From an optimization exercise on the open Yosys and OpenROAD flow, aimed at small area, a short achievable clock period and few clock cycles per item; shortcuts taken in it are not production practice.
Only simulation tests tie the RTL to the original design; equivalence was not proved.
The series may have gaps, and a smaller design here may also do less where the tests do not look.

run_1/floorplan.png
Scale: 0.5 px per µm. Pins as bars on the die edge. Tap cells in grey.
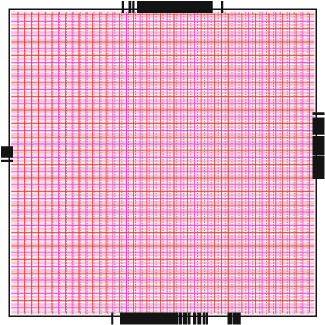
run_1/class_map.png
Scale: 1 px per µm.
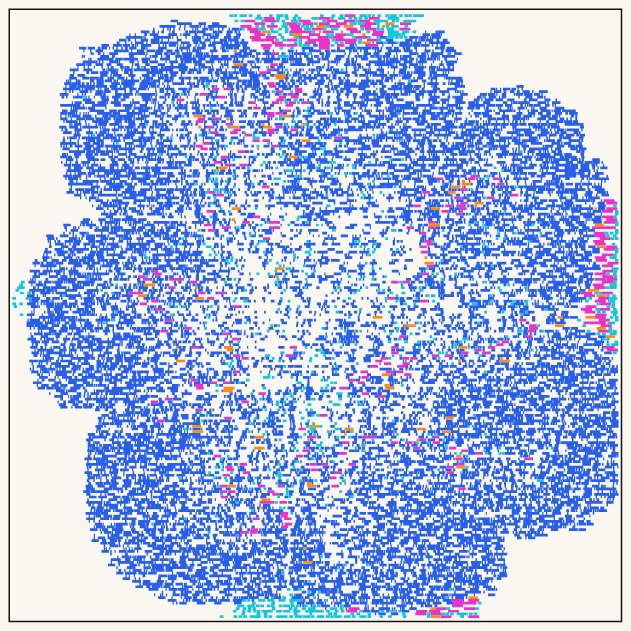
run_1/clock_wires.png
Scale: 1 px per µm.
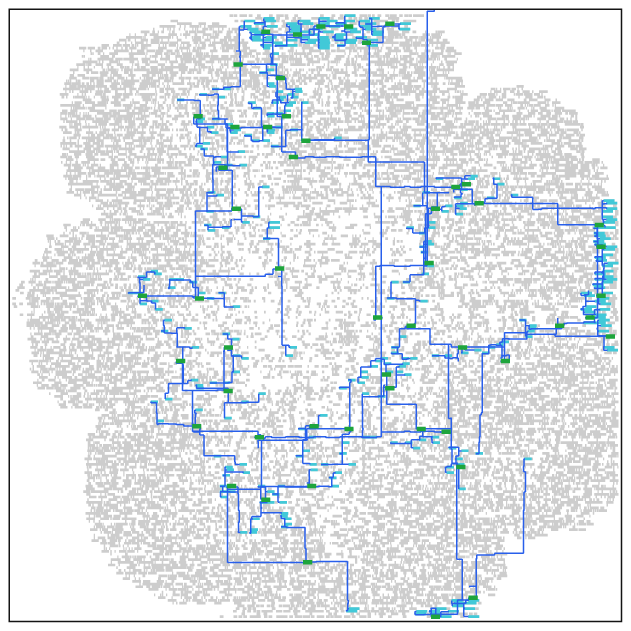
==> design/flow/design.v <==
module alu
  (input signed [31:0] a, b,
   input [1:0]              op,
   output reg signed [31:0] result
   );
   always @*
     case (op)
       0 : result = a + b;
       1 : result = a - b;
       2: result = a * b;
       default : result = a + b;
     endcase
endmodule
module fsm
  (
   input            clk,
   input            rst,
   input            start,
   output reg [1:0] alu1,
                    alu2,
                    alu3,
                    alu4,
                    alu5,
                    alu6,
                    alu7,
   output reg       mux2,
   output reg [1:0] mux3,
                    mux4,
   output reg       memWe,
   memMuxCtrl,
   output reg       done
   );
   reg [1:0]        state;
   always @(posedge clk) begin
      if (rst) begin
         state <= 0;
         done <= 0;
      end else begin
         if (state != 0 || start)
           state <= state + 1;
         done <= (state == 3);
      end
   end
   always @(*) begin
      case (state)
        0 : begin
           mux2 = 0;
           mux3 = 0;
           mux4 = 0;
           memWe = 0;
           memMuxCtrl = 0;
           alu1 = 0;
           alu2 = 0;
           alu3 = 1;
           alu4 = 1;
           alu5 = 0;
           alu6 = 1;
           alu7 = 1;
        end
        1 : begin
           mux2 = 1;
           mux3 = 1;
           mux4 = 1;
           memWe = 0;
           memMuxCtrl = 0;
           alu1 = 2;
           alu2 = 2;
           alu3 = 2;
           alu4 = 2;
           alu5 = 2;
           alu6 = 2;
           alu7 = 2;
        end
        2 : begin
           mux2 = 1;
           mux3 = 2;
           mux4 = 2;
           memWe = 1;
           alu1 = 0;
           alu2 = 1;
           alu3 = 0;
           alu4 = 0;
           alu5 = 1;
           alu6 = 0;
           alu7 = 2;
           memMuxCtrl = 0;
        end
        default : begin
           mux2 = 1;
           mux3 = 2;
           mux4 = 3;
           memWe = 1;
           alu1 = 0;
           alu2 = 0;
           alu3 = 0;
           alu4 = 0;
           alu5 = 1;
           alu6 = 0;
           alu7 = 2;
           memMuxCtrl = 1;
        end
      endcase
   end
endmodule
module mux
  #(parameter width=32)
   (
    output [width-1:0] out,
    input              sel,
    input [width-1:0]  in0,
    input [width-1:0]  in1
    );
   assign out = sel ? in1 : in0;
endmodule
module mux4way
  #(parameter width=32)
   (
    output [width-1:0] out,
    input [1:0]        sel,
    input [width-1:0]  in0,
    input [width-1:0]  in1,
    input [width-1:0]  in2,
    input [width-1:0]  in3
    );
   assign out = sel[0] ? (sel[1] ? in3 : in1) : (sel[1] ? in2 : in0);
endmodule
module c_storage
  #(
    parameter width = 32
    )
   (
    input              clk,
    input [1:0]        addr1,
    input [1:0]        addr2,
    input              we,
    input [width-1:0]  dIn1,
    input [width-1:0]  dIn2,
    output [width-1:0] c1,
    output [width-1:0] c2,
    output [width-1:0] c3,
    output [width-1:0] c4
    );
   reg [width-1:0]     mem [3:0];
   always @(posedge clk) begin
      if (we)
        begin
           mem[addr1] <= dIn1;
           mem[addr2] <= dIn2;
        end
   end
   assign c1 = mem[0],
     c2 = mem[1],
     c3 = mem[2],
     c4 = mem[3];
endmodule
module matmult1
  (
   input         clk,
   input         rst,
   input         start,
   input [31:0]  a11, a12, a21, a22, b11, b12, b21, b22,
   output [31:0] c11, c12, c21, c22,
   output        done
   );
   reg [31:0]    b22PlusB11, b11PlusB12, b21PlusB22;
   always @* begin
      b22PlusB11 = b22 + b11;
      b11PlusB12 = b11 + b12;
      b21PlusB22 = b21 + b22;
   end
   reg [31:0]   m1, m2, m3, m4, m5, m6, m7;
   wire [31:0]  alu1Out, alu2Out, alu3Out, alu4Out, alu5Out, alu6Out, alu7Out;
   wire [1:0]   alu1Op, alu2Op, alu3Op, alu4Op, alu5Op, alu6Op, alu7Op;
   wire         mux2Sel;
   wire [1:0]   mux3Sel, mux4Sel;
   wire         memWe, memMuxCtrl;
   fsm fsm0
     (
      .clk(clk),
      .rst(rst),
      .start(start),
      .alu1(alu1Op),
      .alu2(alu2Op),
      .alu3(alu3Op),
      .alu4(alu4Op),
      .alu5(alu5Op),
      .alu6(alu6Op),
      .alu7(alu7Op),
      .mux2(mux2Sel),
      .mux3(mux3Sel),
      .mux4(mux4Sel),
      .memWe(memWe),
      .memMuxCtrl(memMuxCtrl),
      .done(done)
      );
   wire [31:0]  mux1Out, mux2Out, mux3Out, mux4Out, mux5Out, mux6Out,
                mux7Out, mux8Out, mux9Out, mux10Out, mux11Out,
                mux12Out, mux13Out, mux14Out;
   mux mux1
     (
      .out(mux1Out),
      .sel(mux2Sel),
      .in0(a11),
      .in1(m1)
      );
   mux4way mux2
     (
      .out(mux2Out),
      .sel(mux4Sel),
      .in0(a22),
      .in1(b22PlusB11),
      .in2(m4),
      .in3(m5)
      );
   mux4way mux3
     (
      .out(mux3Out),
      .sel(mux4Sel),
      .in0(a21),
      .in1(b11),
      .in2(m1),
      .in3(m6)
      );
   mux mux4
     (
      .out(mux4Out),
      .sel(mux2Sel),
      .in0(a22),
      .in1(m2)
      );
   mux4way mux5
     (
      .out(mux5Out),
      .sel(mux3Sel),
      .in0(b12),
      .in1(a11),
      .in2(m5),
      .in3(m5)
      );
   mux mux6
     (
      .out(mux6Out),
      .sel(mux2Sel),
      .in0(b22),
      .in1(m3)
      );
   mux4way mux7
     (
      .out(mux7Out),
      .sel(mux3Sel),
      .in0(b21),
      .in1(a22),
      .in2(m2),
      .in3(m2)
      );
   mux mux8
     (
      .out(mux8Out),
      .sel(mux2Sel),
      .in0(b11),
      .in1(m4)
      );
   mux4way mux9
     (
      .out(mux9Out),
      .sel(mux3Sel),
      .in0(a11),
      .in1(b22),
      .in2(m7),
      .in3(m7)
      );
   mux mux10
     (
      .out(mux10Out),
      .sel(mux2Sel),
      .in0(a12),
      .in1(m5)
      );
   mux4way mux11
     (
      .out(mux11Out),
      .sel(mux3Sel),
      .in0(a21),
      .in1(m6),
      .in2(m6),
      .in3(m6)
      );
   mux4way mux12
     (
      .out(mux12Out),
      .sel(mux3Sel),
      .in0(a11),
      .in1(b11PlusB12),
      .in2(m3),
      .in3(m3)
      );
   mux mux13
     (
      .out(mux13Out),
      .sel(mux2Sel),
      .in0(a12),
      .in1(m7)
      );
   mux mux14
     (
      .out(mux14Out),
      .sel(mux2Sel),
      .in0(a22),
      .in1(b21PlusB22)
      );
   alu alu1
     (
      .a(mux1Out),
      .b(mux2Out),
      .op(alu1Op),
      .result(alu1Out)
      );
   alu alu2
     (
      .a(mux3Out),
      .b(mux4Out),
      .op(alu2Op),
      .result(alu2Out)
      );
   alu alu3
     (
      .a(mux5Out),
      .b(mux6Out),
      .op(alu3Op),
      .result(alu3Out)
      );
   alu alu4
     (
      .a(mux7Out),
      .b(mux8Out),
      .op(alu4Op),
      .result(alu4Out)
      );
   alu alu5
     (
      .a(mux9Out),
      .b(mux10Out),
      .op(alu5Op),
      .result(alu5Out)
      );
   alu alu6
     (
      .a(mux11Out),
      .b(mux12Out),
      .op(alu6Op),
      .result(alu6Out)
      );
   alu alu7
     (
      .a(mux13Out),
      .b(mux14Out),
      .op(alu7Op),
      .result(alu7Out)
      );
   wire [31:0]  dIn1, dIn2;
   mux dInMux1
     (
      .out(dIn1),
      .sel(memMuxCtrl),
      .in0(alu3Out),
      .in1(alu1Out)
      );
   mux dInMux2
     (
      .out(dIn2),
      .sel(memMuxCtrl),
      .in0(alu4Out),
      .in1(alu2Out)
      );
   wire [1:0]   addr1, addr2;
   mux #(.width(2)) addrMux1
     (
      .out(addr1),
      .sel(memMuxCtrl),
      .in0(2'h1),
      .in1(2'h0)
      );
   mux #(.width(2)) addrMux2
     (
      .out(addr2),
      .sel(memMuxCtrl),
      .in0(2'h2),
      .in1(2'h3)
      );     
   c_storage cMem
     (
      .clk(clk),
      .addr1(addr1),
      .addr2(addr2),
      .we(memWe),
      .dIn1(dIn1),
      .dIn2(dIn2),
      .c1(c11),
      .c2(c12),
      .c3(c21),
      .c4(c22)
      );
   always @(posedge clk) begin
      m1 <= alu1Out;
      m2 <= alu2Out;
      m3 <= alu3Out;
      m4 <= alu4Out;
      m5 <= alu5Out;
      m6 <= alu6Out;
      m7 <= alu7Out;
   end
endmodule
==> design/flow/run.sh <==
#!/bin/bash
# synth_recipe.tcl (not shown) runs the flow's synth.tcl, then flattens the netlist and writes it again
# the make line also repeats each setting of config.mk as NAME=value (left out here)
make -C /OpenROAD-flow-scripts/flow DESIGN_CONFIG=/design/flow/config.mk WORK_HOME=/design/flow/orfs CLKGATE_MAP_FILE= SYNTH_SCRIPT=/design/flow/synth_recipe.tcl finish
==> design/flow/config.mk <==
export PLATFORM = sky130hd
export DESIGN_NAME = matmult1
export DESIGN_NICKNAME = matmult1
export VERILOG_FILES = /design/flow/design.v
export SDC_FILE = /design/flow/constraint.sdc
export NUM_CORES = 4
export LEC_CHECK = 0
export CAP_MARGIN = 20
export CORE_MARGIN = 2
export CORE_UTILIZATION = 40
export SLEW_MARGIN = 20
==> design/flow/constraint.sdc <==
create_clock -name core_clock -period 16.0 [get_ports {clk}]
set_input_delay 3.2000 -clock core_clock [delete_from_list [all_inputs] [get_ports {clk}]]
set_output_delay 3.2000 -clock core_clock [all_outputs]
set_load 0.01 [all_outputs]
==> results.txt, run 1 <==
- Via count: 128,815
- Status: timing/DRC/antenna clean
- Total Routing Usage GR: 36.6%
- Max H-tree Level: 2
- Worst slack, placed: 0.223 ns
- Fin. Hold Viols: 0
- FF-to-FF End: cMem.mem[1][31]
- Max-slew headroom: 9.06%
- RSZ-0062 raised after global routing: no
- Setup CP Type: in -> reg
- Reg2Reg Setup Slack: 3.12 ns
- Period minus WS final: 15.21 ns
- Antenna Nets Post-Route: 0
- Fmax: 65.8 MHz
- Setup Buffers After CTS: 0
- Pins Over Slew Limit: 0
- Hold-fix buffers at CTS: 0
- Layout cells sized above 1: 5.44%
- Hold WC Path Type: reg -> reg
- Initial antenna violation count: 109
- #FFs+latches synth: 355
- Largest net degree at the start of global routing: 121
- Main synth FF type: dfxtp_1
- Arrival time worst endpoint: 15.73 ns
- Mean Syn Cell Area: 8.25 µm²
- Vias in the first global route: 130,024
- Mapped Cells: 17,854
- # resized after CTS: 0
- Drt pass-1 iters: 8
- Tcrit/Tclk final: 95.1%
- R2R Path Start: fsm0.state[0]
- Synth cell types: 92
- Area Growth Syn to Fin: 9.77%
- Overflow after GRT: 0
- Worst setup path end: cMem.mem[1][31]
- Fill cells: 36,867
- First-pass GRT wire length: 965,000 µm
- CP most frequent cell: xnor2_1
- Clk sinks: 355
- CP max stage cell: fa_1
- Yosys warnings: 4
- CTS Buf Count: 52
- Post-Route WL: 680,000 µm
- Drt drc: 0
- Least-Margin Pin Slew: 1.36 ns
Testbench counts for the RTL of run 1, summed over its fixed seeds: cycles 1,536, items 384.
## Picture notes: floorplan.png
VDD -> red
VSS -> magenta
tap cells = 4,816
met5 straps = 44
Die H: 611 µm
core area: 366,000 µm²

## Picture notes: class_map.png
clock drivers and dummy loads -> orange  # cells 97
remaining logic cells -> blue  # cells 16,750
sequential cells -> magenta  # cells 355
remaining buffers and delay cells -> cyan  # cells 989
cell row count: 222
Core Util, Final: 44.2%

## Picture notes: clock_wires.png
flip-flops -> cyan  # count 355
clock-net drivers -> green  # count 52
clock wires -> blue  # length 9,040 µm
routed clock nets = 53
worst skew pair latency: 0.79 ns
clk_skew: 0.0414 ns

run 1: worst min path at each step:
stage	start	depth (start not counted)	slack, ns	to
2_1_floorplan	fsm0.state[1]	2	0.51	fsm0.state[1]
3_3_place_gp	fsm0.state[1]	2	0.60	fsm0.state[1]
3_5_place_dp	fsm0.state[1]	2	0.61	fsm0.state[1]
4_1_cts	fsm0.state[1]	2	0.61	fsm0.state[1]
5_1_grt	fsm0.state[1]	2	0.67	fsm0.state[1]
6_report	fsm0.state[1]	2	0.61	fsm0.state[1]
run 1: placed cells by master (no fill, tap or decap), types with 41 or more instances in the layout:
cell / Yosys / final
xor2_1: 276 / 276
xnor2_1: 693 / 693
a211oi_1: 53 / 53
o21bai_1: 78 / 78
buf_4: 4 / 586
clkinv_1: 39 / 41
and3_1: 66 / 66
nand2_1: 2867 / 2866
o31ai_1: 78 / 68
nand3_1: 132 / 132
nand2b_1: 142 / 141
mux2_2: 101 / 101
nor3_1: 143 / 143
a21boi_0: 92 / 90
inv_1: 3668 / 3667
mux2i_1: 160 / 144
or3_1: 53 / 53
a31oi_1: 72 / 60
edfxtp_1: 128 / 128
a21o_1: 166 / 164
nor2b_1: 187 / 184
o21ai_0: 302 / 285
diode_2: 0 / 65
and2_1: 252 / 252
nor2_1: 1600 / 1595
a21oi_1: 738 / 717
o21ai_1: 55 / 48
o21a_1: 102 / 102
ha_1: 1378 / 1374
dfxtp_1: 227 / 227
fa_1: 2866 / 2866
clkdlybuf4s50_1: 0 / 387
or2_2: 49 / 49
clkbuf_16: 0 / 53
run 1: registers in the layout (all words and copies together), names as in the netlist:
name,count
fsm0.state,2
m4,32
m3,32
m7,32
m5,32
cMem.mem,128
m1,32
m2,32
m6,32
fsm0.done,1
run 1: cells by family after synthesis:
group | Yosys count | share of synthesized area (%)
flops | 355 | 5.70
xor+xnor | 990 | 6.08
compound gates | 1935 | 8.12
mux | 270 | 1.96
fa+ha+maj | 4244 | 50.7
simple gates | 5601 | 16.0
buf+inv | 4459 | 11.4
run 1: stage by stage:
stage	area [µm²]	hold slack [ns]	cells	util, %
6_report	162000	0.612	23072	44.2
5_1_grt	162000	0.669	23045	44.1
4_1_cts	161000	0.615	23006	44.1
3_5_place_dp	160000	0.606	22909	43.6
3_3_place_gp	160000	0.604	22908	43.6
2_1_floorplan	147000	0.514	17854	-
run 1: cell usage after synthesis (160+ instances only):
| cell type | number | area (µm²) |
|---|---|---|
| xnor2_1 | 693 | 6070 |
| dfxtp_1 | 227 | 4540 |
| a21o_1 | 166 | 1250 |
| xor2_1 | 276 | 2420 |
| nor2b_1 | 187 | 1170 |
| nor2_1 | 1600 | 6010 |
| inv_1 | 3668 | 13800 |
| o21ai_0 | 302 | 1510 |
| nand2_1 | 2867 | 10800 |
| ha_1 | 1378 | 17200 |
| fa_1 | 2866 | 57400 |
| clkbuf_1 | 612 | 2300 |
| a21oi_1 | 738 | 3690 |
| mux2i_1 | 160 | 1600 |
| and2_1 | 252 | 1580 |
run 1: routing by layer:
layer	vias up	GRT usage (%)	part of all wire, %
li1	54909	-	-
met1	64814	45.0	37
met2	7113	53.7	42
met3	1917	8.31	9.9
met4	62	32.6	11
met5	-	0.103	0.068
run 1: cell type report:
type	instances	area, µm²	area share, %
inverter	3710	13900	8.62
timing repair buffer	989	8580	5.31
sequential	355	8390	5.19
antenna	65	163	0.101
clock buffer	64	1430	0.883
tap	4816	6030	3.73
multi-input combinational	13040	123000	75.9
clock inverter	33	417	0.258
run 1: worst max-delay path: cells and delay by family:
| kind | cells | cell delay [ns] |
|---|---|---|
| fa+ha+maj | 9 | 3.61 |
| xor+xnor | 16 | 3.45 |
| compound gates | 13 | 2.98 |
| buf+inv | 8 | 1.55 |
| mux | 1 | 0.47 |
| simple gates | 4 | 0.44 |
run_1/chip.png
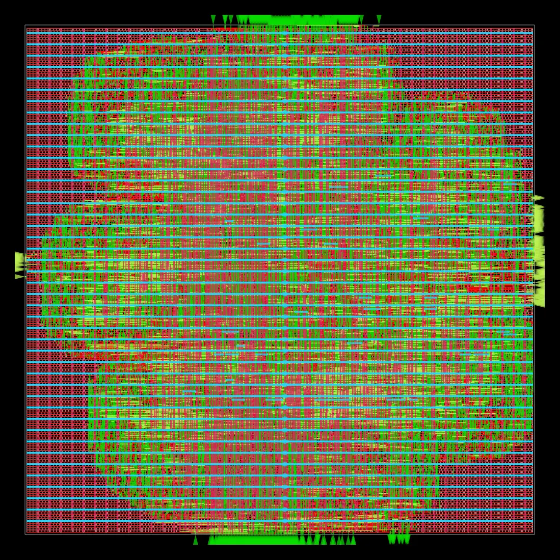

==> run 2: too many edits to list; what changed since run 1 <==
design/flow/design.v: 412 -> 6302 lines; modules unchanged: 0
  matmult1: edited, 257 -> 6302 lines
  removed: alu, fsm, mux, mux4way, c_storage
run_2/chip.png
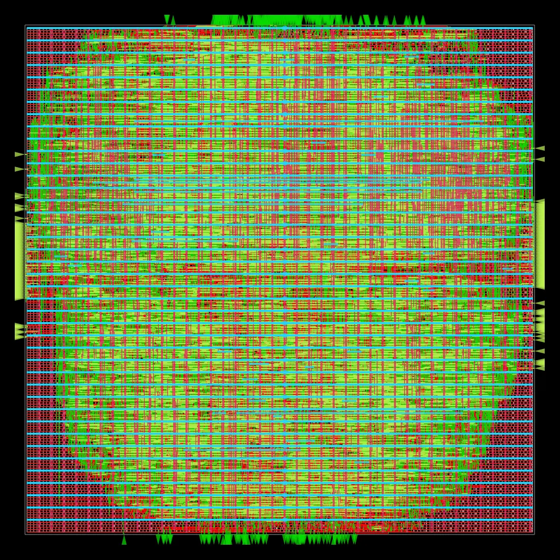
die area: 318,000 µm²
fin cells: 20,226

run_2/floorplan.png
Scale: 0.5 px per µm. Pins as bars on the die edge. Tap cells in grey.
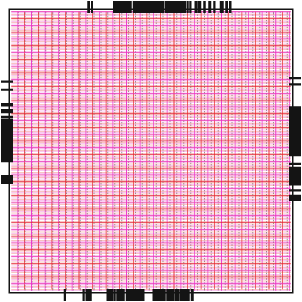
VDD -> red
VSS -> magenta
tap cells = 4,140
signal pins = 388
core area: 312,000 µm²
Die H: 564 µm

==> run 2 against run 1 <==
Net effect: still clean; first-iteration DRC count grew 91%; worst setup slack improved by 6.0 ns; synthesized cell count down 2.4%; critical path type unchanged.
==> results.txt, run 2 <==
- Tcrit/Tclk final: 57.8% (was 95.1%)
- Synth cell types: 79 (was 92)
- Synth Area in XOR/XNOR: 4.32% (was 6.08%)
- Period minus WS final: 9.24 ns (was 15.21 ns)
- Synth area leader: fa_1 (unchanged)
- Post-synthesis simple-gate area fraction: 14.5% (was 16.0%)
- Post-Route WL: 756,000 µm (was 680,000 µm)
- Status: timing/DRC/antenna clean (unchanged)
- Largest family of logic cells by synthesized area: adder cells (unchanged)
- Max H-tree Level: 2 (unchanged)
- Fin. Hold Viols: 0 (unchanged)
- Met1 global-route usage: 61.9% (was 45.0%)
- Total Routing Usage GR: 46.0% (was 36.6%)
- Cell row count: 205 (was 222)
- Yosys warnings: 1 (was 4)
- Mapped Cells: 17,428 (was 17,854)
- Setup CP Type: in -> reg (unchanged)
- Fmax: 108 MHz (was 65.8 MHz)
- Clk sinks: 305 (was 355)
- # resized after CTS: 0 (unchanged)
- Most frequent cells in the layout: nand2_1, fa_1, inv_1, a21oi_1, nor2_1 (was inv_1, nand2_1, fa_1, nor2_1, ha_1)
- Drt drc: 0 (unchanged)
- Layout cells sized above 1: 5.31% (was 5.44%)
- Arrival time worst endpoint: 9.82 ns (was 15.73 ns)
- Overflow after GRT: 0 (unchanged)
- Share of the synthesized area in the top cell type: 29.8% (was 39.0%)
- Drt pass-1 iters: 10 (was 8)
- Max-slew headroom: 4.97% (was 9.06%)
- Global Route met3 Usage: 32.4% (was 8.31%)
- Via count: 137,076 (was 128,815)
- Hold WC Path Type: in -> reg (was reg -> reg)
- #FFs+latches synth: 305 (was 355)
- Most Crowded Layer GR: met1 (was met2)
- Setup Buffers After CTS: 0 (unchanged)
- Met2 Usage GRT: 56.0% (was 53.7%)
- Worst slack, placed: 6.21 ns (was 0.223 ns)
- Antenna Nets Post-Route: 0 (unchanged)
- Hold-fix buffers at CTS: 0 (unchanged)
- Most common cell after layout, fill and taps aside: nand2_1 (was inv_1)
- Initial antenna violation count: 70 (was 109)
- Most common cell in the netlist: nand2_1 (was inv_1)
- RSZ-0062 raised after global routing: no (unchanged)
- Main synth FF type: dfxtp_1 (unchanged)
Testbench counts for the RTL of run 2, summed over its fixed seeds: cycles 384, items 384.
run_2/class_map.png
Scale: 1 px per µm.
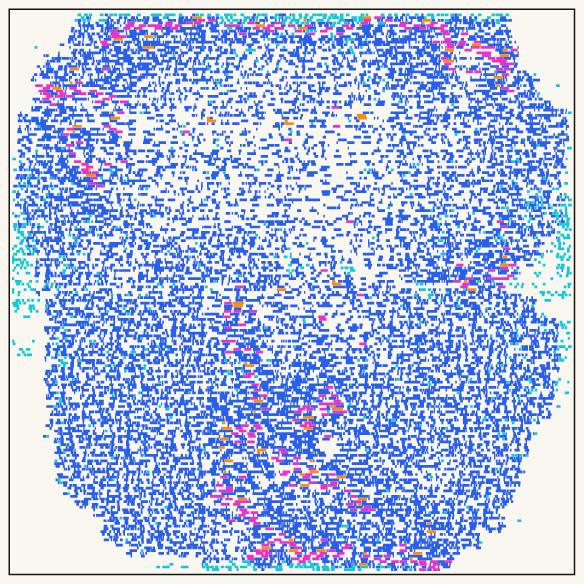
remaining logic cells -> blue  # cells 14,809
remaining buffers and delay cells -> cyan  # cells 857
sequential cells -> magenta  # cells 305
clock drivers and dummy loads -> orange  # cells 79
Core Util, Final: 41.8%
Design Area, Final: 130,000 µm²

run_2/clock_wires.png
Scale: 1 px per µm.
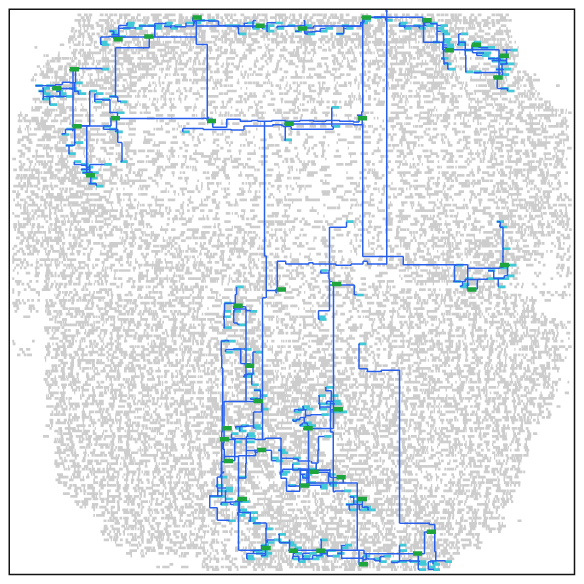
clock-net drivers -> green  # count 43
flip-flops -> cyan  # count 305
clock wires -> blue  # length 7,450 µm
flops lie = all over the die

run 2: layout make-up:
cell class	instances	area, µm²
timing repair buffer	857	6930
inverter	1673	6280
antenna	36	90.1
fill	32541	181000
clock inverter	28	319
multi-input combinational	13136	104000
clock buffer	51	1170
tap	4140	5180
sequential	305	6110
run 2: per-layer routing:
layer | share of wire [%] | wire length [µm] | vias to the layer above
met1 | 39 | 293000 | 67727
met4 | 4.2 | 31500 | 70
li1 | - | - | 56351
met2 | 35 | 268000 | 11441
met3 | 21 | 162000 | 1487
met5 | 0.33 | 2520 | -
run 2: worst paths after layout:
path	slack (ns)	from	to	cells past startpoint
worst max-delay path	6.76	a21[8]	h_c22[75]	19
worst min-delay path	2.90	b22[0]	h_c22[1]	2
run 2: cells by family after synthesis:
kind of cell             after synthesis
AND/OR/NAND/NOR                     4308
flip-flops                           305
XOR/XNOR                             616
multiplexers                         133
adder cells (fa/ha/maj)             2267
AO/OA/AOI/OAI                       5812
buffers and inverters               3987
run 2: critical path, stage by stage:
cell and delay (ns):
clkdlybuf4s50_1 0.66, xor2_1 0.96, and2_2 0.63, buf_4 0.53
a22oi_1 0.12, o21ai_0 0.18, fa_1 0.36, fa_1 0.50
fa_1 0.57, inv_1 0.06, fa_1 0.59, inv_1 0.08
fa_1 0.39, xnor2_1 0.15, xnor2_1 0.19, xnor2_1 0.11
xnor2_1 0.20, xnor2_1 0.20, xnor2_1 0.09
run 2: stage by stage:
stage	instances	hold WS (ns)	utilization (%)	instance area, µm²
floorplan	17428	3.27	-	125000
global placement	20100	3.66	41.3	129000
detailed placement	20106	3.65	41.3	129000
CTS	20185	2.87	41.8	130000
global route	20208	2.90	41.8	130000
finish	20226	2.90	41.8	130000

re-timing with driven ports:
No port has a modelled driver above. Below, the same layouts with a new extraction and two added sets of constraints.
Step 1: set_driving_cell puts a clkbuf_16 on clk and a buf_2 on each other input, an assumption about the parent block.
Step 2, shift: input delay + t, output delay - t, t = (earliest + latest rising clock arrival at the registers) / 2. This alone moves slack from input paths to output paths.
Three values: no drivers, after step 1, after step 2; two values: the first two.
| run | t (ns) | setup slack, ns | hold slack, ns | worst setup path after step 2 | pins driven straight from the clock port |
|---|---|---|---|---|---|
| run 1 | 0.853 | 0.792 / 0.601 / -0.252 | 0.612 / 0.612 / 0.612 | input to register | 1 |
| run 2 | 0.820 | 6.758 / 6.832 / 6.013 | 2.901 / 2.834 / 3.653 | input to register | 1 |
Met with ideal ports but missed after step 2: setup timing in run 1. The setup slack of run 1, which loses most, moves by -0.191 ns with the drivers and by -1.044 ns with both steps.
